Background: an optimization exercise with open tools, aiming at small area and a short achievable clock period. Do not read the settings as production practice. Function was checked by simulation only, so behaviour that the tests miss may differ from the original. Some runs may be left out. An edit can pass the tests and still lose a function that they never use.

Figure 1. Sequential cells colored by instance or generate block (run 1).
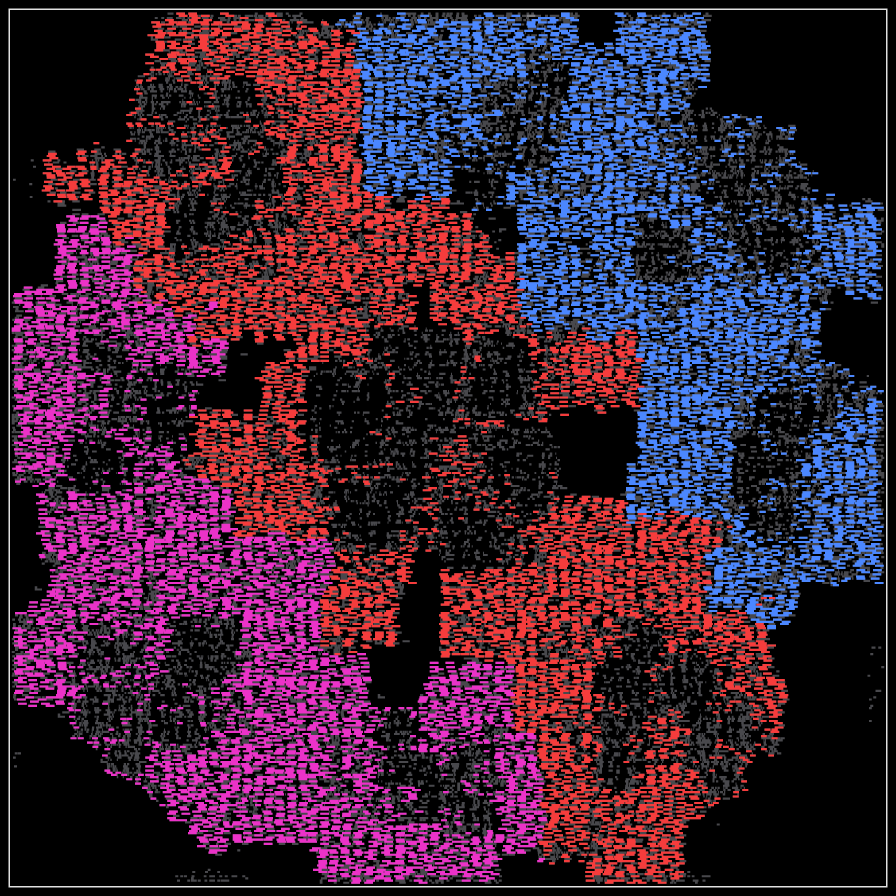
Figure 2. Metal 3 (run 1).
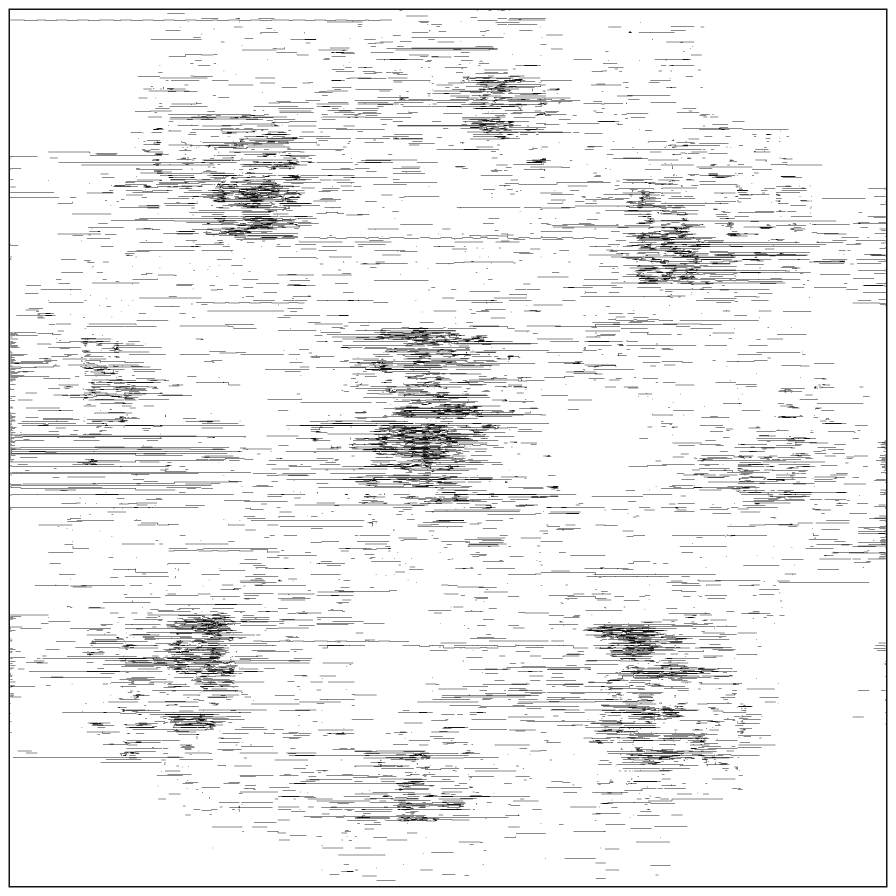
Figure 3. Track usage over the die (run 1).
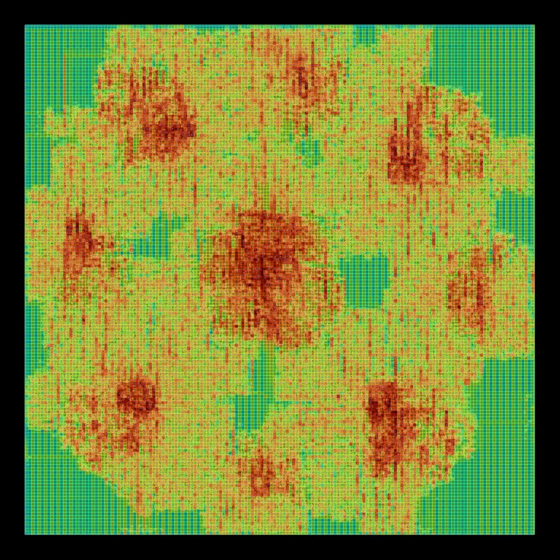
Figure 4. Cell area per tile (run 1).
The die is cut into 28 by 28 equal tiles; black is low, pale yellow is high, 0 to 100% covered.
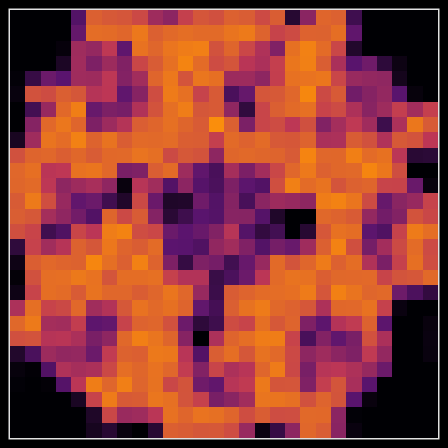
===== config.mk =====
export PLATFORM = sky130hd
export DESIGN_NAME = torus_mesh
export DESIGN_NICKNAME = torus_mesh
export VERILOG_FILES = /design/flow/design.v
export SDC_FILE = /design/flow/constraint.sdc
export NUM_CORES = 8
export LEC_CHECK = 0
export CAP_MARGIN = 20
export CORE_MARGIN = 2
export CORE_UTILIZATION = 40
export SLEW_MARGIN = 20

===== constraint.sdc =====
create_clock -name core_clock -period 8.0 [get_ports {clk}]
set_input_delay 1.6000 -clock core_clock [delete_from_list [all_inputs] [get_ports {clk}]]
set_output_delay 1.6000 -clock core_clock [all_outputs]
set_load 0.01 [all_outputs]

===== design.v =====
module lisnoc_fifo #(
   parameter W = 34
)(
   input              clk,
   input              rst,
   input  [W-1:0]     in_flit,
   input              push,       
   output             in_ready,
   output [W-1:0]     out_flit,
   output             out_valid,
   input              pop         
);
   reg [2:0]   wr, rd;
   reg [W-1:0] mem0, mem1, mem2, mem3;
   wire empty = (wr == rd);
   wire full  = (wr[1:0] == rd[1:0]) & (wr[2] != rd[2]);
   assign in_ready  = !full;
   assign out_valid = !empty;
   always @(posedge clk) begin
      if (rst) begin
         wr <= 3'd0;
         rd <= 3'd0;
      end else begin
         if (push) wr <= wr + 3'd1;
         if (pop)  rd <= rd + 3'd1;
      end
   end
   always @(posedge clk) begin
      if (!full && wr[1:0] == 2'd0) mem0 <= in_flit;
      if (!full && wr[1:0] == 2'd1) mem1 <= in_flit;
      if (!full && wr[1:0] == 2'd2) mem2 <= in_flit;
      if (!full && wr[1:0] == 2'd3) mem3 <= in_flit;
   end
   assign out_flit = rd[1] ? (rd[0] ? mem3 : mem2) : (rd[0] ? mem1 : mem0);
endmodule
module lisnoc_router_input_route (
   input             clk,
   input             rst,
   input      [33:0] fifo_flit,
   input             fifo_valid,
   output            fifo_pop,
   input             read,          
   output reg        active,
   output reg [4:0]  sel,
   output reg [33:0] switch_flit
);
   wire load = !active | read;
   wire hdr  = fifo_flit[32];       
   assign fifo_pop = fifo_valid & load;
   always @(posedge clk) begin
      if (rst) begin
         active <= 1'b0;
         sel    <= 5'd0;
      end else begin
         active <= fifo_valid | (active & !read);
         if (fifo_pop & hdr) sel <= fifo_flit[4:0];
      end
   end
   always @(posedge clk) begin
      if (load)
         switch_flit <= {fifo_flit[33:28],
                         hdr ? {5'd0, fifo_flit[27:5]} : fifo_flit[27:0]};
   end
endmodule
module lisnoc_router_arbiter_prio #(
   parameter [4:0] PRESENT = 5'b11111    
)(
   input              clk,
   input              rst,
   input  [4:0]       req,           
   input  [5*34-1:0]  flits,         
   input              full,          
   output [4:0]       grant,         
   output             push,          
   output [33:0]      flit_o
);
   reg  [4:0] mst;                  
   reg  [3:0] mem [0:4];            
   reg  [4:0] hi;                   
   reg  [4:0] lock;                 
   wire [4:0] r = req & PRESENT;
   wire [33:0] f [0:4];
   wire [3:0]  q [0:4];             
   wire [3:0]  c [0:4];             
   genvar p, k;
   generate
      for (p = 0; p < 5; p = p + 1) begin : g_in
         assign f[p] = PRESENT[p] ? flits[p*34 +: 34] : 34'd0;
         assign q[p] = f[p][31] ? f[p][31:28] : 4'd0;
         assign c[p] = mst[p] ? mem[p] : q[p];
      end
   endgenerate
   wire [24:0] gt;
   wire [24:0] ahead;
   generate
      for (p = 0; p < 5; p = p + 1) begin : g_p
         for (k = 0; k < 5; k = k + 1) begin : g_q
            assign gt[k*5+p] = |(c[k] & ~c[p]);
            if (k < p)
               assign ahead[k*5+p] = hi[k] | !hi[p];
            else
               assign ahead[k*5+p] = hi[k] & !hi[p];
         end
      end
   endgenerate
   wire [4:0] wun;                  
   generate
      for (p = 0; p < 5; p = p + 1) begin : g_w
         wire [4:0] beaten;
         for (k = 0; k < 5; k = k + 1) begin : g_b
            if (k == p || !PRESENT[k] || !PRESENT[p])
               assign beaten[k] = 1'b0;
            else
               assign beaten[k] = r[k] & (gt[k*5+p] | (!gt[p*5+k] & ahead[k*5+p]));
         end
         assign wun[p] = r[p] & ~|beaten;
      end
   endgenerate
   wire locked = |lock;
   wire [4:0] w = locked ? lock : wun;
   assign grant = w;
   wire [4:0] take = w & r;
   assign push = !full & |take;
   wire [4:0] is_last, is_hdr;
   generate
      for (p = 0; p < 5; p = p + 1) begin : g_t
         assign is_last[p] = f[p][33];
         assign is_hdr[p]  = !f[p][33] & f[p][32];
      end
   endgenerate
   wire done  = !full & |(take & is_last);
   wire hxfer = !full & |(take & is_hdr);
   assign flit_o = ({34{w[0]}} & f[0]) | ({34{w[1]}} & f[1]) | ({34{w[2]}} & f[2]) |
                   ({34{w[3]}} & f[3]) | ({34{w[4]}} & f[4]);
   integer i;
   always @(posedge clk) begin
      if (rst) begin
         mst  <= 5'd0;
         hi   <= 5'd0;
         lock <= 5'd0;
         for (i = 0; i < 5; i = i + 1) mem[i] <= 4'd0;
      end else if (done) begin
         for (i = 0; i < 5; i = i + 1) begin
            if (r[i] & !w[i]) begin
               mst[i] <= 1'b1;
               mem[i] <= mst[i] ? {1'b1, mem[i][3:1]} : q[i];
            end else begin
               mst[i] <= 1'b0;
               mem[i] <= 4'd0;
            end
         end
         hi   <= {w[3] | w[2] | w[1] | w[0], w[2] | w[1] | w[0], w[1] | w[0], w[0], 1'b0};
         lock <= 5'd0;
      end else if (hxfer) begin
         lock <= w;
      end
   end
endmodule
module lisnoc_router #(
   parameter [4:0] PRESENT = 5'b11111
)(
   input              clk,
   input              rst,
   input  [5*34-1:0]  in_flit,
   input  [4:0]       in_valid,
   output [4:0]       in_ready,
   output [5*34-1:0]  out_flit,
   output [4:0]       out_valid,      
   input  [4:0]       out_ready       
);
   wire [5*34-1:0] sw_flit;
   wire [4:0]      sw_active;
   wire [4:0]      sw_sel [0:4];
   wire [4:0]      read;
   wire [4:0]      grant [0:4];      
   wire [4:0]      ofull;
   genvar p, o;
   generate
      for (p = 0; p < 5; p = p + 1) begin : inputs
         if (PRESENT[p]) begin : g
            wire [33:0] fflit;
            wire        fvalid, fpop, fready;
            lisnoc_fifo fifo (
               .clk(clk), .rst(rst),
               .in_flit(in_flit[p*34 +: 34]),
               .push(in_valid[p] & fready),
               .in_ready(fready),
               .out_flit(fflit), .out_valid(fvalid), .pop(fpop));
            assign in_ready[p] = fready;
            lisnoc_router_input_route route (
               .clk(clk), .rst(rst),
               .fifo_flit(fflit), .fifo_valid(fvalid), .fifo_pop(fpop),
               .read(read[p]),
               .active(sw_active[p]), .sel(sw_sel[p]),
               .switch_flit(sw_flit[p*34 +: 34]));
            assign read[p] = (grant[0][p] & !ofull[0]) | (grant[1][p] & !ofull[1]) |
                             (grant[2][p] & !ofull[2]) | (grant[3][p] & !ofull[3]) |
                             (grant[4][p] & !ofull[4]);
         end else begin : g
            assign in_ready[p]  = 1'b0;
            assign sw_active[p] = 1'b0;
            assign sw_sel[p]    = 5'd0;
            assign sw_flit[p*34 +: 34] = 34'd0;
            assign read[p] = 1'b0;
         end
      end
      for (o = 0; o < 5; o = o + 1) begin : outputs
         if (PRESENT[o]) begin : g
            wire [4:0]  req;
            for (p = 0; p < 5; p = p + 1) begin : r
               assign req[p] = sw_active[p] & sw_sel[p][o];
            end
            wire [33:0] aflit;
            wire        apush, aready;
            lisnoc_router_arbiter_prio #(.PRESENT(PRESENT)) arbiter (
               .clk(clk), .rst(rst),
               .req(req), .flits(sw_flit), .full(!aready),
               .grant(grant[o]), .push(apush), .flit_o(aflit));
            assign ofull[o] = !aready;
            lisnoc_fifo fifo (
               .clk(clk), .rst(rst),
               .in_flit(aflit), .push(apush), .in_ready(aready),
               .out_flit(out_flit[o*34 +: 34]), .out_valid(out_valid[o]),
               .pop(out_valid[o] & out_ready[o]));
         end else begin : g
            assign grant[o] = 5'd0;
            assign ofull[o] = 1'b1;
            assign out_flit[o*34 +: 34] = 34'd0;
            assign out_valid[o] = 1'b0;
         end
      end
   endgenerate
endmodule
module reset (
   input      clk,
   input      rst_n,
   output reg reset_globle
);
   always @(posedge clk or negedge rst_n) begin
      if (!rst_n) reset_globle <= 1'b1;
      else        reset_globle <= 1'b0;
   end
endmodule
module torus_mesh #(
   parameter flit_type_width = 2,
   parameter flit_data_width = 32,
   parameter vchannels = 1,
   parameter xdim = 3,
   parameter ydim = 3,
   parameter ph_prio_offset = 0,
   parameter ph_prio_width = 4,
   parameter nodes = xdim*ydim,
   parameter flit_width = flit_data_width + flit_type_width
)(
   input                          rst_n,
   input                          clk,
   input  [nodes*flit_width-1:0]  local_in_flit_i,
   input  [nodes*vchannels-1:0]   local_in_valid_i,
   output [nodes*vchannels-1:0]   local_in_ready_o,
   output [nodes*flit_width-1:0]  local_out_flit_o,
   output [nodes*vchannels-1:0]   local_out_valid_o,
   input  [nodes*vchannels-1:0]   local_out_ready_i
);
   wire rst;
   reset rs (.clk(clk), .rst_n(rst_n), .reset_globle(rst));
   wire [5*34-1:0] in_flit   [0:8];
   wire [4:0]      in_valid  [0:8];
   wire [4:0]      in_ready  [0:8];
   wire [5*34-1:0] out_flit  [0:8];
   wire [4:0]      out_valid [0:8];
   wire [4:0]      out_ready [0:8];
   genvar x, y;
   generate
      for (y = 0; y < 3; y = y + 1) begin : row
         for (x = 0; x < 3; x = x + 1) begin : col
            localparam integer n = x + 3*y;
            localparam [4:0] PRESENT = {1'b1, x > 0, y > 0, x < 2, y < 2};
            lisnoc_router #(.PRESENT(PRESENT)) u_router (
               .clk(clk), .rst(rst),
               .in_flit(in_flit[n]), .in_valid(in_valid[n]), .in_ready(in_ready[n]),
               .out_flit(out_flit[n]), .out_valid(out_valid[n]), .out_ready(out_ready[n]));
            if (y < 2) begin : gn
               assign in_flit[n][0*34 +: 34] = out_flit[n+3][2*34 +: 34];
               assign in_valid[n][0]         = out_valid[n+3][2];
               assign out_ready[n][0]        = in_ready[n+3][2];
            end else begin : gn
               assign in_flit[n][0*34 +: 34] = 34'd0;
               assign in_valid[n][0]         = 1'b0;
               assign out_ready[n][0]        = 1'b0;
            end
            if (x < 2) begin : ge
               assign in_flit[n][1*34 +: 34] = out_flit[n+1][3*34 +: 34];
               assign in_valid[n][1]         = out_valid[n+1][3];
               assign out_ready[n][1]        = in_ready[n+1][3];
            end else begin : ge
               assign in_flit[n][1*34 +: 34] = 34'd0;
               assign in_valid[n][1]         = 1'b0;
               assign out_ready[n][1]        = 1'b0;
            end
            if (y > 0) begin : gs
               assign in_flit[n][2*34 +: 34] = out_flit[n-3][0*34 +: 34];
               assign in_valid[n][2]         = out_valid[n-3][0];
               assign out_ready[n][2]        = in_ready[n-3][0];
            end else begin : gs
               assign in_flit[n][2*34 +: 34] = 34'd0;
               assign in_valid[n][2]         = 1'b0;
               assign out_ready[n][2]        = 1'b0;
            end
            if (x > 0) begin : gw
               assign in_flit[n][3*34 +: 34] = out_flit[n-1][1*34 +: 34];
               assign in_valid[n][3]         = out_valid[n-1][1];
               assign out_ready[n][3]        = in_ready[n-1][1];
            end else begin : gw
               assign in_flit[n][3*34 +: 34] = 34'd0;
               assign in_valid[n][3]         = 1'b0;
               assign out_ready[n][3]        = 1'b0;
            end
            assign in_flit[n][4*34 +: 34] = local_in_flit_i[n*34 +: 34];
            assign in_valid[n][4]         = local_in_valid_i[n];
            assign local_in_ready_o[n]    = in_ready[n][4];
            assign local_out_flit_o[n*34 +: 34] = out_flit[n][4*34 +: 34];
            assign local_out_valid_o[n]   = !rst & out_valid[n][4] & local_out_ready_i[n];
            assign out_ready[n][4]        = local_out_ready_i[n];
         end
      end
   endgenerate
endmodule

===== run.sh =====
#!/bin/bash
# synth_recipe.tcl (not shown) runs the flow's synth.tcl, then flattens the netlist and writes it again
# the make line also repeats each setting of config.mk as NAME=value (left out here)
make -C /OpenROAD-flow-scripts/flow DESIGN_CONFIG=/design/flow/config.mk WORK_HOME=/design/flow/orfs CLKGATE_MAP_FILE= SYNTH_SCRIPT=/design/flow/synth_recipe.tcl finish

==> notes.md, run 1 <==
main area contributors after synthesis: edfxtp_1, mux4_2, dfxtp_1
die height: 1.105 mm
HP Class: reg -> reg
sequential area share after synthesis: 0.6853
TritonCTS Buffers: 1310
syn nets: 30510
Layout area overhead: 13.75%
element type at the critical path end: register
worst path cell trace: buf_4 > and3b_1 > a211oi_1 > o41ai_1 > o2111ai_1 > o41ai_4 > buf_4 > a22o_1 > a21o_1 > or2_2
Yosys top cell area share: 0.6255
status: timing/DRC/antenna clean
fmax: 0.1804 GHz
max-cap check violation count: 0
# rows: 404
Post-Route Skew: 0.1035 ns
vias per inst: 6.053
Final Non-Filler Cells: 47680
Syn. warnings: 31
Placement Cell Area: 0.5094 sq mm
dpl hpwl: 1051 mm
TNS Setup: 0 ns
Worst-Skew Late Latency: 1.33 ns
post-synthesis compound-gate area fraction: 0.07744
# Taps: 16040
DR top layer: met5
wl on met1: 635.9 mm
initial antenna violation count: 121
Setup Buffers After CTS: 0
Post-synth EDFFs: 10100
slew margin rel.: 0.1541
Worst Hold Depth: 2
CTS max path bufs: 6
final instance area: 0.5514 sq mm
fraction of registers with async set/reset: 0.00008662
mean cell area of the mapped netlist: 16.24 sq um
total placed cells including tap cells: 45300
die area: 1.221 sq mm
commonest non-fill, non-tap cells in the layout: edfxtp_1, nand2_1, mux4_2, dfxtp_1, clkbuf_16
DIE WIDTH: 1.105 mm
ClkCell Share: 0.07550
Num Clock Sinks: 11550
setup slack at placement: 2.774 ns
R2R setup slack: 2.46 ns
largest area contributor in the netlist: edfxtp_1
count leader, synth: edfxtp_1
adder and majority gate portion of the synthesized area: 0.008517
# clk buffers: 1668
register area: 0.3323 sq mm
Cells after Synth: 29850
DRC: 0
RePlAce Congestion: 0.9970
synth unique cells: 118
most frequent CP cell: buf_4
first-pass GRT wire length: 2142 mm
IO Count: 650
number of flip-flops and latches: 11550
Bufs and invs on worst path: 2
1st-iter DRT viols: 41300
multi-input gate share of total cell area: 0.2590
Crit. path cell count: 10
CTS tree: built
mux contribution to synthesized area: 0.1327
crit path max fanout: 37
NonClk Buf Share: 0.02150
multi-input combinational cell area: 0.1428 sq mm
Post-Synth Simple-Gate Area: 0.06706
vias in the first global route: 278800
crit-path max cell delay: 0.97 ns
antenna-violating nets left: 0
post-layout min period: 5.542 ns
RSZ-0062 raised after global routing: no
Fin. Hold Viols: 0
Vias: 288600
Setup WS post-layout: 2.458 ns
Worst path slowest cell: edfxtp_1
most common cell after layout, fill and taps aside: edfxtp_1
worst path arrival time: 6.41 ns
share of layout cells above drive strength 1: 0.1913
met2 WL: 697.0 mm
Reg2Reg Depth: 10
Multi-Input Combinational: 15700
filler instances: 103400
Root Buffer Master: clkbuf_16
Startpoint Class: register
top cells by count, synth: edfxtp_1, nand2_1, mux4_2
WL/cell: 32.26 microns
crit share post-route: 0.6928
required time worst endpoint: 8.87 ns
DRT Pass-1 Iters: 20
hold_buf cts: 0
-- Figure 1 (at the start) --
`row[0]`: drawn in magenta, placed flops 3468. `row[1]`: drawn in red, placed flops 4598. `row[2]`: drawn in blue, placed flops 3478.

-- Figure 2 (at the start) --
3961 nets have wire on it. The longest straight run is 301 microns. The wires run mostly horizontal. The layer holds 8.4% of the routed length.
Post-Route WL: 1538 mm
met3 Track Usage GR: 0.05199

-- Figure 3 (at the start) --
GR peak layer: met2
global-route usage over all layers: 0.2429
met1 global-route usage: 0.3364

-- Figure 4 (at the start) --
12% of the tiles are nearly empty. The fullest tile reaches 75%. 0.10% of the tiles are over 75% full. The emptiest ninth of the die: bottom right. The mean over all tiles is 44%.
initial core utilization: 0.4009
final core occ: 0.4560
core area: 1.209 sq mm

Figure 5. Zoomed window (run 1).
Region (261, 814) to (291, 844) microns. Cells in gray, sequential cells in the stronger gray; small squares are vias.
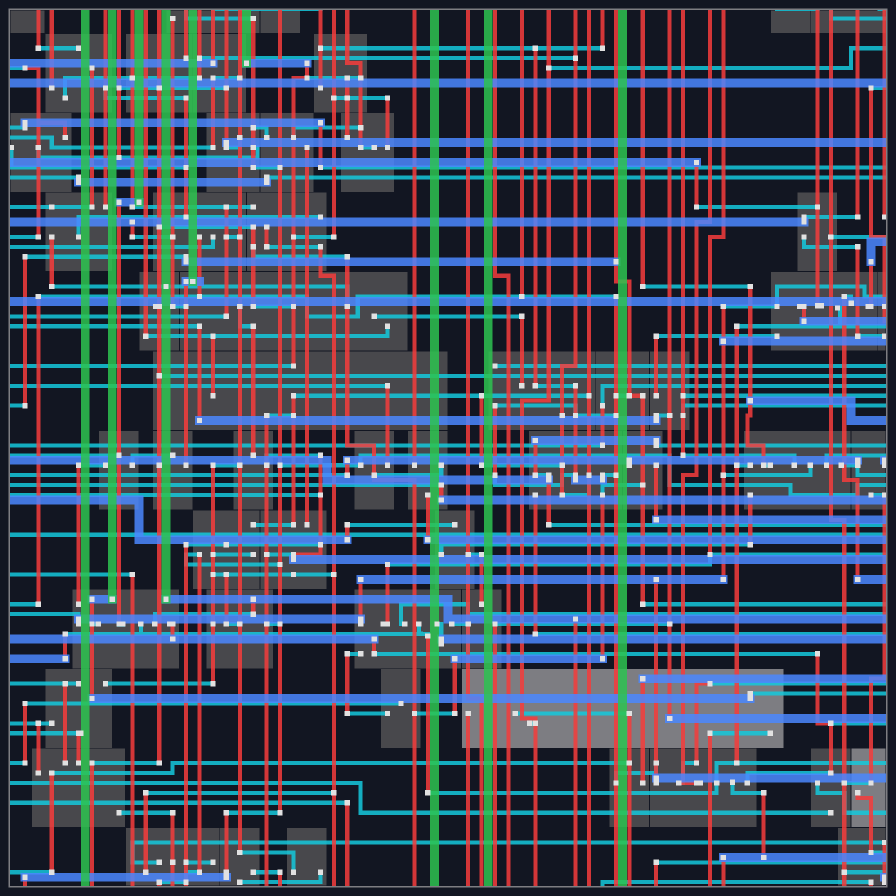

## Run 2: files that changed since run 1, shown whole
==> design.v <==
module lisnoc_fifo #(
   parameter W = 34
)(
   input              clk,
   input              rst,
   input  [W-1:0]     in_flit,
   input              push,       
   output             in_ready,
   output [W-1:0]     out_flit,
   output             out_valid,
   input              pop         
);
   reg [1:0]   wr;
   reg [3:0]   rd;                
   reg         ne, nf;            
   wire        full = !nf;
   reg [W-1:0] mem0, mem1, mem2, mem3;
   wire [1:0] rdb  = {rd[3] | rd[2], rd[3] | rd[1]};
   wire [1:0] diff = wr - rdb;
   wire one   = diff == 2'd1;
   wire three = diff == 2'd3;
   assign in_ready  = nf;
   assign out_valid = ne;
   always @(posedge clk) begin
      if (rst) begin
         wr   <= 2'd0;
         rd   <= 4'b0001;
         ne   <= 1'b0;
         nf   <= 1'b1;
      end else begin
         if (push) wr <= wr + 2'd1;
         if (pop)  rd <= {rd[2:0], rd[3]};
         ne   <= push | (ne & !(pop & one));
         nf   <= !((full & !pop) | (three & push & !pop));
      end
   end
   always @(posedge clk) begin
      if (!full && wr == 2'd0) mem0 <= in_flit;
      if (!full && wr == 2'd1) mem1 <= in_flit;
      if (!full && wr == 2'd2) mem2 <= in_flit;
      if (!full && wr == 2'd3) mem3 <= in_flit;
   end
   assign out_flit = ({W{rd[0]}} & mem0) | ({W{rd[1]}} & mem1) |
                     ({W{rd[2]}} & mem2) | ({W{rd[3]}} & mem3);
endmodule
module lisnoc_fifo_head #(
   parameter W = 34
)(
   input              clk,
   input              rst,
   input              rst_n,      
   input  [W-1:0]     in_flit,
   input              push,       
   output             in_ready,
   output [W-1:0]     out_flit,
   output             out_valid,
   input              out_ready   
);
   wire pop = out_ready & out_valid;
   reg [3:1]   occ_hi;
   reg         occ0;
   wire [3:0]  occ = {occ_hi, occ0};
   reg [W-1:0] e0, m0, m1, m2;
   reg [2:0]   cw, cr;
   assign in_ready  = !occ[3];
   assign out_valid = occ[0];
   assign out_flit  = e0;
   always @(posedge clk or negedge rst_n) begin
      if (!rst_n)             occ0 <= 1'b0;
      else if (rst)           occ0 <= 1'b0;
      else if (push & !pop)   occ0 <= 1'b1;
      else if (pop & !push)   occ0 <= occ[1];
   end
   always @(posedge clk) begin
      if (rst)                occ_hi <= 3'd0;
      else if (push & !pop)   occ_hi <= occ[2:0];
      else if (pop & !push)   occ_hi <= {1'b0, occ[3:2]};
   end
   wire cpush = push & (occ[1] | (occ[0] & !pop));
   wire cpop  = pop & occ[1];
   always @(posedge clk) begin
      if (rst) begin
         cw <= 3'b001;
         cr <= 3'b001;
      end else begin
         if (cpush) cw <= {cw[1:0], cw[2]};
         if (cpop)  cr <= {cr[1:0], cr[2]};
      end
   end
   wire [W-1:0] chead = ({W{cr[0]}} & m0) | ({W{cr[1]}} & m1) | ({W{cr[2]}} & m2);
   wire take_in = out_ready ? !occ[1] : !occ[0];
   wire [W-1:0] other = out_ready ? chead : e0;
   always @(posedge clk) begin
      if (rst)
         e0 <= {W{1'b0}};
      else
         e0 <= take_in ? in_flit : other;
   end
   wire cwe = !occ[3] | pop;
   always @(posedge clk) begin
      if (cwe & cw[0]) m0 <= in_flit;
      if (cwe & cw[1]) m1 <= in_flit;
      if (cwe & cw[2]) m2 <= in_flit;
   end
endmodule
module lisnoc_router #(
   parameter [4:0] PRESENT = 5'b11111
)(
   input              clk,
   input              rst,
   input              rst_n,
   input  [5*34-1:0]  in_flit,
   input  [4:0]       in_valid,
   output [4:0]       in_ready,
   output [5*34-1:0]  out_flit,
   output [4:0]       out_valid,      
   input  [4:0]       out_ready       
);
   wire [33:0] sw   [0:4];           
   wire [4:0]  active;
   wire [4:0]  sel  [0:4];
   wire [4:0]  mst;                  
   wire [4:0]  mid;                  
   wire [3:0]  c    [0:4];           
   wire [3:0]  cn   [0:4];           
   wire [4:0]  seln [0:4];           
   wire [4:0]  read;                 
   wire [4:0]  doneo;                
   wire [4:0]  onf;                  
   genvar p, o, k;
   generate
      for (p = 0; p < 5; p = p + 1) begin : inputs
         if (PRESENT[p]) begin : g
            wire [33:0] fflit;
            wire        fvalid, fready;
            wire        load = !active[p] | read[p];
            wire        hdr  = fflit[32];           
            lisnoc_fifo fifo (
               .clk(clk), .rst(rst),
               .in_flit(in_flit[p*34 +: 34]),
               .push(in_valid[p] & fready),
               .in_ready(fready),
               .out_flit(fflit), .out_valid(fvalid),
               .pop(fvalid & load));
            assign in_ready[p] = fready;
            reg [33:0] swr;
            always @(posedge clk) begin
               if (load)
                  swr <= {fflit[33:28], hdr ? {5'd0, fflit[27:5]} : fflit[27:0]};
            end
            assign sw[p] = swr;
            reg       act_r, mid_r, mst_r;
            reg [4:0] sel_r;
            reg [3:0] c_r;
            assign active[p] = act_r;
            assign sel[p]    = sel_r;
            assign mid[p]    = mid_r;
            assign mst[p]    = mst_r;
            assign c[p]      = c_r;
            wire xfer  = act_r & read[p];
            wire [4:0] sel_nx = (fvalid & load & hdr) ? fflit[4:0] : sel_r;
            assign seln[p] = rst ? 5'd0 : sel_nx;
            wire last  = swr[33];                   
            always @(posedge clk) begin
               if (rst) begin
                  act_r <= 1'b0;
                  sel_r <= 5'd0;
                  mid_r <= 1'b0;
                  mst_r <= 1'b0;
               end else begin
                  act_r <= fvalid | (act_r & !read[p]);
                  sel_r <= sel_nx;
                  if (xfer) mid_r <= !swr[33] & (swr[32] | mid_r);
                  if (xfer & last)
                     mst_r <= 1'b0;
                  else if (doneo[p])
                     mst_r <= 1'b1;
               end
            end
            wire [3:0] qh = fflit[31] ? fflit[31:28] : 4'd0;
            wire [3:0] c_nx = (load & (!mst_r | last)) ? qh :
                              (doneo[p] & mst_r) ? {1'b1, c_r[3:1]} : c_r;
            always @(posedge clk) c_r <= c_nx;
            assign cn[p] = c_nx;
         end else begin : g
            assign in_ready[p] = 1'b0;
            assign sw[p] = 34'd0;
            assign active[p] = 1'b0;
            assign sel[p]    = 5'd0;
            assign mid[p]    = 1'b0;
            assign mst[p]    = 1'b0;
            assign c[p]      = 4'd0;
            assign cn[p]     = 4'd0;
            assign seln[p]   = 5'd0;
         end
      end
      wire [24:0] gt;
      for (p = 0; p < 5; p = p + 1) begin : g_gt
         for (k = 0; k < 5; k = k + 1) begin : g_k
            if (k == p || !PRESENT[k] || !PRESENT[p]) begin : n
               assign gt[k*5+p] = 1'b0;
            end else begin : y
               reg gt_r;
               always @(posedge clk) gt_r <= |(cn[k] & ~cn[p]);
               assign gt[k*5+p] = gt_r;
            end
         end
      end
      wire [4:0]  hin    [0:4];
      wire [24:0] aheadn [0:4];
      for (o = 0; o < 5; o = o + 1) begin : g_hi
         for (p = 0; p < 5; p = p + 1) begin : g_p
            for (k = 0; k < 5; k = k + 1) begin : g_k
               if (k < p)
                  assign aheadn[o][k*5+p] = hin[o][k] | !hin[o][p];
               else
                  assign aheadn[o][k*5+p] = hin[o][k] & !hin[o][p];
            end
         end
      end
      wire [24:0] same, ahs;
      for (p = 0; p < 5; p = p + 1) begin : g_pair
         for (k = 0; k < 5; k = k + 1) begin : g_k
            if (k == p || !PRESENT[k] || !PRESENT[p]) begin : n
               assign same[k*5+p] = 1'b0;
               assign ahs[k*5+p]  = 1'b0;
            end else begin : y
               reg same_r, ahs_r;
               always @(posedge clk) begin
                  same_r <= |(seln[k] & seln[p]);
                  ahs_r  <= |(seln[p] & {aheadn[4][k*5+p], aheadn[3][k*5+p], aheadn[2][k*5+p],
                                         aheadn[1][k*5+p], aheadn[0][k*5+p]});
               end
               assign same[k*5+p] = same_r;
               assign ahs[k*5+p]  = ahs_r;
            end
         end
      end
      for (p = 0; p < 5; p = p + 1) begin : g_read
         if (PRESENT[p]) begin : g
            wire [4:0] beat, lockd, fin;
            for (k = 0; k < 5; k = k + 1) begin : g_k
               if (k == p || !PRESENT[k]) begin : n
                  assign beat[k]  = 1'b0;
                  assign lockd[k] = 1'b0;
                  assign fin[k]   = 1'b0;
               end else begin : y
                  wire sm = same[k*5+p];
                  assign beat[k]  = active[k] & sm & (gt[k*5+p] | (!gt[p*5+k] & ahs[k*5+p]));
                  assign lockd[k] = mid[k] & sm;
                  assign fin[k]   = active[k] & sm & read[k] & sw[k][33];
               end
            end
            wire nfsel = |(sel[p] & onf);
            assign read[p]  = nfsel & (mid[p] | (active[p] & ~|lockd & ~|beat));
            assign doneo[p] = active[p] & |fin;
         end else begin : g
            assign read[p]  = 1'b0;
            assign doneo[p] = 1'b0;
         end
      end
      for (o = 0; o < 5; o = o + 1) begin : outputs
         if (PRESENT[o]) begin : g
            wire [4:0] w, take;
            for (p = 0; p < 5; p = p + 1) begin : g_w
               assign w[p]    = read[p] & sel[p][o];
               assign take[p] = w[p] & active[p];
            end
            wire push = |take;
            wire done = |(take & {sw[4][33], sw[3][33], sw[2][33], sw[1][33], sw[0][33]});
            reg [4:0] hi_r;
            assign hin[o] = rst ? 5'd0 :
                            done ? {w[3] | w[2] | w[1] | w[0], w[2] | w[1] | w[0], w[1] | w[0], w[0], 1'b0} :
                            hi_r;
            always @(posedge clk) hi_r <= hin[o];
            wire [33:0] xbar = ({34{w[0]}} & sw[0]) | ({34{w[1]}} & sw[1]) | ({34{w[2]}} & sw[2]) |
                               ({34{w[3]}} & sw[3]) | ({34{w[4]}} & sw[4]);
            wire aready;
            assign onf[o] = aready;
            if (o == 4) begin : local_fifo
               lisnoc_fifo_head fifo (
                  .clk(clk), .rst(rst), .rst_n(rst_n),
                  .in_flit(xbar), .push(push), .in_ready(aready),
                  .out_flit(out_flit[o*34 +: 34]), .out_valid(out_valid[o]),
                  .out_ready(out_ready[o]));
            end else begin : link_fifo
               lisnoc_fifo fifo (
                  .clk(clk), .rst(rst),
                  .in_flit(xbar), .push(push), .in_ready(aready),
                  .out_flit(out_flit[o*34 +: 34]), .out_valid(out_valid[o]),
                  .pop(out_valid[o] & out_ready[o]));
            end
         end else begin : g
            assign hin[o] = 5'd0;
            assign onf[o] = 1'b0;
            assign out_flit[o*34 +: 34] = 34'd0;
            assign out_valid[o] = 1'b0;
         end
      end
   endgenerate
endmodule
module reset (
   input      clk,
   input      rst_n,
   output reg reset_globle
);
   always @(posedge clk or negedge rst_n) begin
      if (!rst_n) reset_globle <= 1'b1;
      else        reset_globle <= 1'b0;
   end
endmodule
module torus_mesh #(
   parameter flit_type_width = 2,
   parameter flit_data_width = 32,
   parameter vchannels = 1,
   parameter xdim = 3,
   parameter ydim = 3,
   parameter ph_prio_offset = 0,
   parameter ph_prio_width = 4,
   parameter nodes = xdim*ydim,
   parameter flit_width = flit_data_width + flit_type_width
)(
   input                          rst_n,
   input                          clk,
   input  [nodes*flit_width-1:0]  local_in_flit_i,
   input  [nodes*vchannels-1:0]   local_in_valid_i,
   output [nodes*vchannels-1:0]   local_in_ready_o,
   output [nodes*flit_width-1:0]  local_out_flit_o,
   output [nodes*vchannels-1:0]   local_out_valid_o,
   input  [nodes*vchannels-1:0]   local_out_ready_i
);
   wire rst;
   reset rs (.clk(clk), .rst_n(rst_n), .reset_globle(rst));
   wire [5*34-1:0] in_flit   [0:8];
   wire [4:0]      in_valid  [0:8];
   wire [4:0]      in_ready  [0:8];
   wire [5*34-1:0] out_flit  [0:8];
   wire [4:0]      out_valid [0:8];
   wire [4:0]      out_ready [0:8];
   genvar x, y;
   generate
      for (y = 0; y < 3; y = y + 1) begin : row
         for (x = 0; x < 3; x = x + 1) begin : col
            localparam integer n = x + 3*y;
            localparam [4:0] PRESENT = {1'b1, x > 0, y > 0, x < 2, y < 2};
            lisnoc_router #(.PRESENT(PRESENT)) u_router (
               .clk(clk), .rst(rst), .rst_n(rst_n),
               .in_flit(in_flit[n]), .in_valid(in_valid[n]), .in_ready(in_ready[n]),
               .out_flit(out_flit[n]), .out_valid(out_valid[n]), .out_ready(out_ready[n]));
            if (y < 2) begin : gn
               assign in_flit[n][0*34 +: 34] = out_flit[n+3][2*34 +: 34];
               assign in_valid[n][0]         = out_valid[n+3][2];
               assign out_ready[n][0]        = in_ready[n+3][2];
            end else begin : gn
               assign in_flit[n][0*34 +: 34] = 34'd0;
               assign in_valid[n][0]         = 1'b0;
               assign out_ready[n][0]        = 1'b0;
            end
            if (x < 2) begin : ge
               assign in_flit[n][1*34 +: 34] = out_flit[n+1][3*34 +: 34];
               assign in_valid[n][1]         = out_valid[n+1][3];
               assign out_ready[n][1]        = in_ready[n+1][3];
            end else begin : ge
               assign in_flit[n][1*34 +: 34] = 34'd0;
               assign in_valid[n][1]         = 1'b0;
               assign out_ready[n][1]        = 1'b0;
            end
            if (y > 0) begin : gs
               assign in_flit[n][2*34 +: 34] = out_flit[n-3][0*34 +: 34];
               assign in_valid[n][2]         = out_valid[n-3][0];
               assign out_ready[n][2]        = in_ready[n-3][0];
            end else begin : gs
               assign in_flit[n][2*34 +: 34] = 34'd0;
               assign in_valid[n][2]         = 1'b0;
               assign out_ready[n][2]        = 1'b0;
            end
            if (x > 0) begin : gw
               assign in_flit[n][3*34 +: 34] = out_flit[n-1][1*34 +: 34];
               assign in_valid[n][3]         = out_valid[n-1][1];
               assign out_ready[n][3]        = in_ready[n-1][1];
            end else begin : gw
               assign in_flit[n][3*34 +: 34] = 34'd0;
               assign in_valid[n][3]         = 1'b0;
               assign out_ready[n][3]        = 1'b0;
            end
            assign in_flit[n][4*34 +: 34] = local_in_flit_i[n*34 +: 34];
            assign in_valid[n][4]         = local_in_valid_i[n];
            assign local_in_ready_o[n]    = in_ready[n][4];
            assign local_out_flit_o[n*34 +: 34] = out_flit[n][4*34 +: 34];
            assign local_out_valid_o[n]   = out_valid[n][4] & local_out_ready_i[n];
            assign out_ready[n][4]        = local_out_ready_i[n];
         end
      end
   endgenerate
endmodule
==> config.mk <==
export PLATFORM = sky130hd
export DESIGN_NAME = torus_mesh
export DESIGN_NICKNAME = torus_mesh
export VERILOG_FILES = /design/flow/design.v
export SDC_FILE = /design/flow/constraint.sdc
export NUM_CORES = 8
export LEC_CHECK = 0
export CAP_MARGIN = 20
export CORE_MARGIN = 2
export CORE_UTILIZATION = 65
export CTS_CLUSTER_DIAMETER = 50
export CTS_CLUSTER_SIZE = 20
export SETUP_SLACK_MARGIN = 4.6
export SLEW_MARGIN = 60
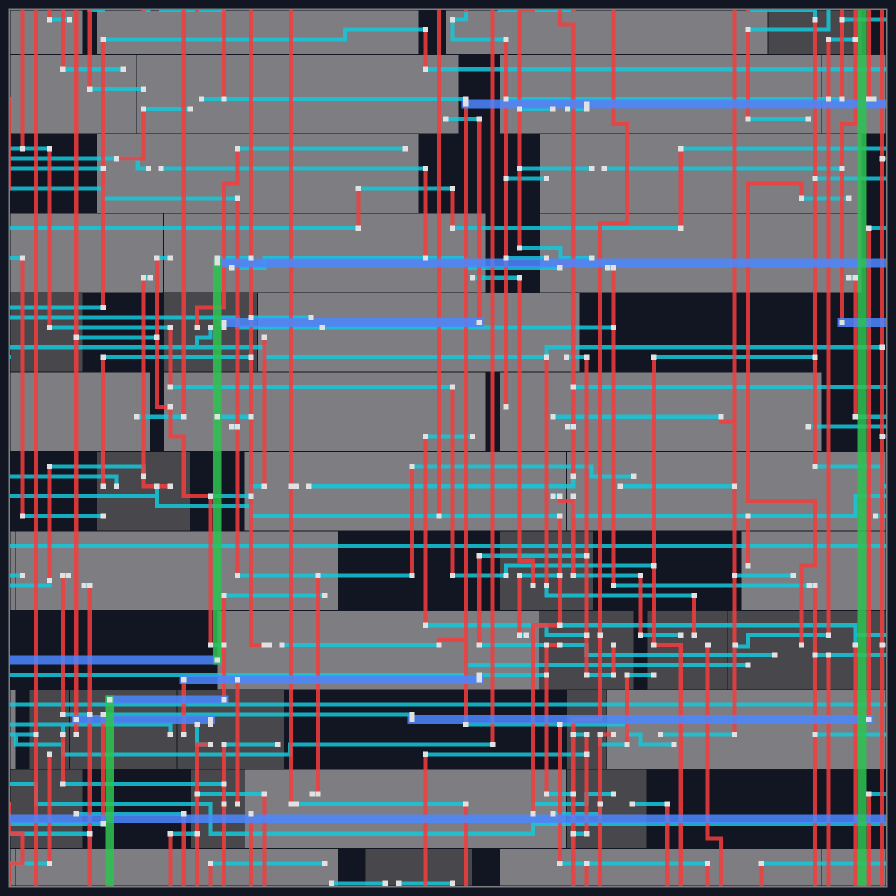
Figure 6: run 2, zoomed window.
Region (193, 608) to (223, 638) microns. Cells in gray, sequential cells in the stronger gray; small squares are vias.
M3: drawn in blue. M4: drawn in green. M2: drawn in red. M1: drawn in cyan.
31 logic cells have their middle in the window. Most frequent: edfxtp_1 (17), a22o_1 (3), mux2i_1 (3). Netlist names of flops here include `row.col.u_router.inputs.g.fifo.mem0` (5), `row.col.u_router.inputs.g.fifo.mem1` (5), `row.col.u_router.inputs.g.fifo.mem3` (4). Sequential cells in the window: 17.

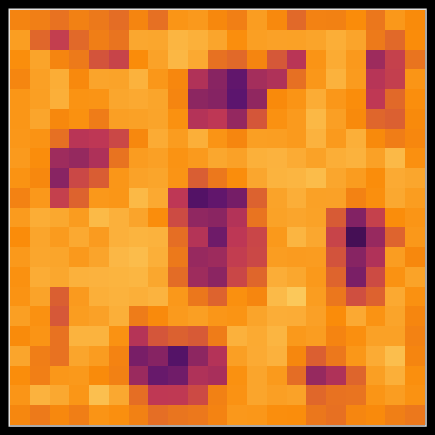
Figure 7: run 2, cell area per tile.
Scale: 0.5 px per micron. The die is cut into 21 by 21 equal tiles; black is low, pale yellow is high, 0 to 100% covered.
The fullest tile reaches 88%. 56% of the tiles are over 75% full. The mean over all tiles is 71%.
core area: 0.6805 sq mm
initial core utilization: 0.6523
final core occ: 0.7316

==> notes.md, run 2 <==
multi-input combinational cell area: 0.1127 sq mm
filler instances: 41660
Fin. Hold Viols: 0
adder and majority gate portion of the synthesized area: 0.008541
commonest non-fill, non-tap cells in the layout: edfxtp_1, nand2_1, a22oi_1, nor2_1, dfxtp_1
main area contributors after synthesis: edfxtp_1, dfxtp_1, a22oi_1
crit share post-route: 0.4427
CP delay by family, top: buffers and inverters
met3 Track Usage GR: 0.08361
Non-clk invs: 606
syn nets: 30790
required time worst endpoint: 6.40 ns
R2R setup slack: 4.52 ns
ClkCell Share: 0.05565
Layout area overhead: 12.16%
DIE WIDTH: 830.4 microns
DR top layer: met5
Post-Route Skew: 0.04654 ns
number of flip-flops and latches: 11400
Worst Hold Depth: 2
largest area contributor in the netlist: edfxtp_1
register area: 0.3269 sq mm
GR peak layer: met2
CTS tree: built
synth unique cells: 113
TNS Setup: 0 ns
Startpoint Class: primary input
total placed cells including tap cells: 38960
Vias: 289300
Yosys top cell area share: 0.6624
most common cell after layout, fill and taps aside: edfxtp_1
Bufs and invs on worst path: 3
TritonCTS Buffers: 802
1st-iter DRT viols: 49840
first-pass GRT wire length: 1902 mm
crit-path max cell delay: 0.13 ns
fmax: 0.2823 GHz
Post-Route WL: 1350 mm
setup violators final: 0
wl on met1: 509.6 mm
Setup WS post-layout: 4.458 ns
HP Class: reg -> reg
max-cap check violation count: 0
vias in the first global route: 269800
Root Buffer Master: clkbuf_16
hold_buf cts: 0
post-layout min period: 3.542 ns
Post-synth EDFFs: 9792
antenna-violating nets left: 0
Setup Buffers After CTS: 83
vias per inst: 7.086
RSZ-0062 raised after global routing: yes
Reg2Reg Depth: 10
sequential area share after synthesis: 0.7349
top cells by count, synth: edfxtp_1, nand2_1, a22oi_1
worst path arrival time: 1.94 ns
status: timing/DRC/antenna clean
NonClk Buf Share: 0.03353
mux contribution to synthesized area: 0.02281
Cells after Synth: 30160
critical path class: in -> out
Multi-Input Combinational: 16100
# clk buffers: 1056
DRT Pass-1 Iters: 28
count leader, synth: edfxtp_1
# rows: 303
fraction of registers with async set/reset: 0.0008775
mean cell area of the mapped netlist: 14.72 sq um
initial antenna violation count: 79
RePlAce Congestion: 1.043
post-synthesis compound-gate area fraction: 0.1421
crit path max fanout: 2
multi-input gate share of total cell area: 0.2263
Worst path slowest cell: buf_8
element type at the critical path end: output pin
die area: 0.6895 sq mm
met2 WL: 604.5 mm
slew margin rel.: 0.5097
clock slew at reported path FFs: 0.07 ns
Num Clock Sinks: 11400
DRC: 0
Worst-Skew Late Latency: 1.20 ns
share of layout cells above drive strength 1: 0.1329
Placement Cell Area: 0.4663 sq mm
Syn. warnings: 13
IO Count: 650
setup slack at placement: 3.084 ns
CTS max path bufs: 4
dpl hpwl: 909.3 mm
H-tree Lvls: 6
worst path cell trace: buf_12 > nand2_8 > inv_6 > buf_8
die height: 830.4 microns
Crit. path cell count: 4
Post-Synth Simple-Gate Area: 0.06534
global-route usage over all layers: 0.3759
final instance area: 0.4979 sq mm
# Taps: 8997
WL/cell: 33.07 microns

[afterwards: timing with drivers on the ports]
How much do the figures lean on ideal ports? The routed layouts below were timed once more, with nothing changed but the port constraints. Step 1 assumes that a clkbuf_16 drives the clock port and a buf_2 every other input. Step 2 times the ports against the registers' clock, not the clock port: input delays grow and output delays shrink by t, the midpoint of the rising clock arrivals with the driver on. Slacks: no drivers / after step 1 / after step 2; pairs: no drivers / after step 1.
| run | shift t [ns] | slack for setup (ns) | hold WS [ns] |
|---|---|---|---|
| run 1 | 1.464 | 2.458 / 2.303 / 2.458 | 0.445 / 0.445 / 0.445 |
| run 2 | 1.323 | 4.458 / 4.239 / 4.239 | 0.452 / 0.452 / 0.452 |
After both steps setup and hold are still met in every run listed. For run 2, which loses most, drivers alone change the setup slack by -0.219 ns; drivers and shift together by -0.219 ns.
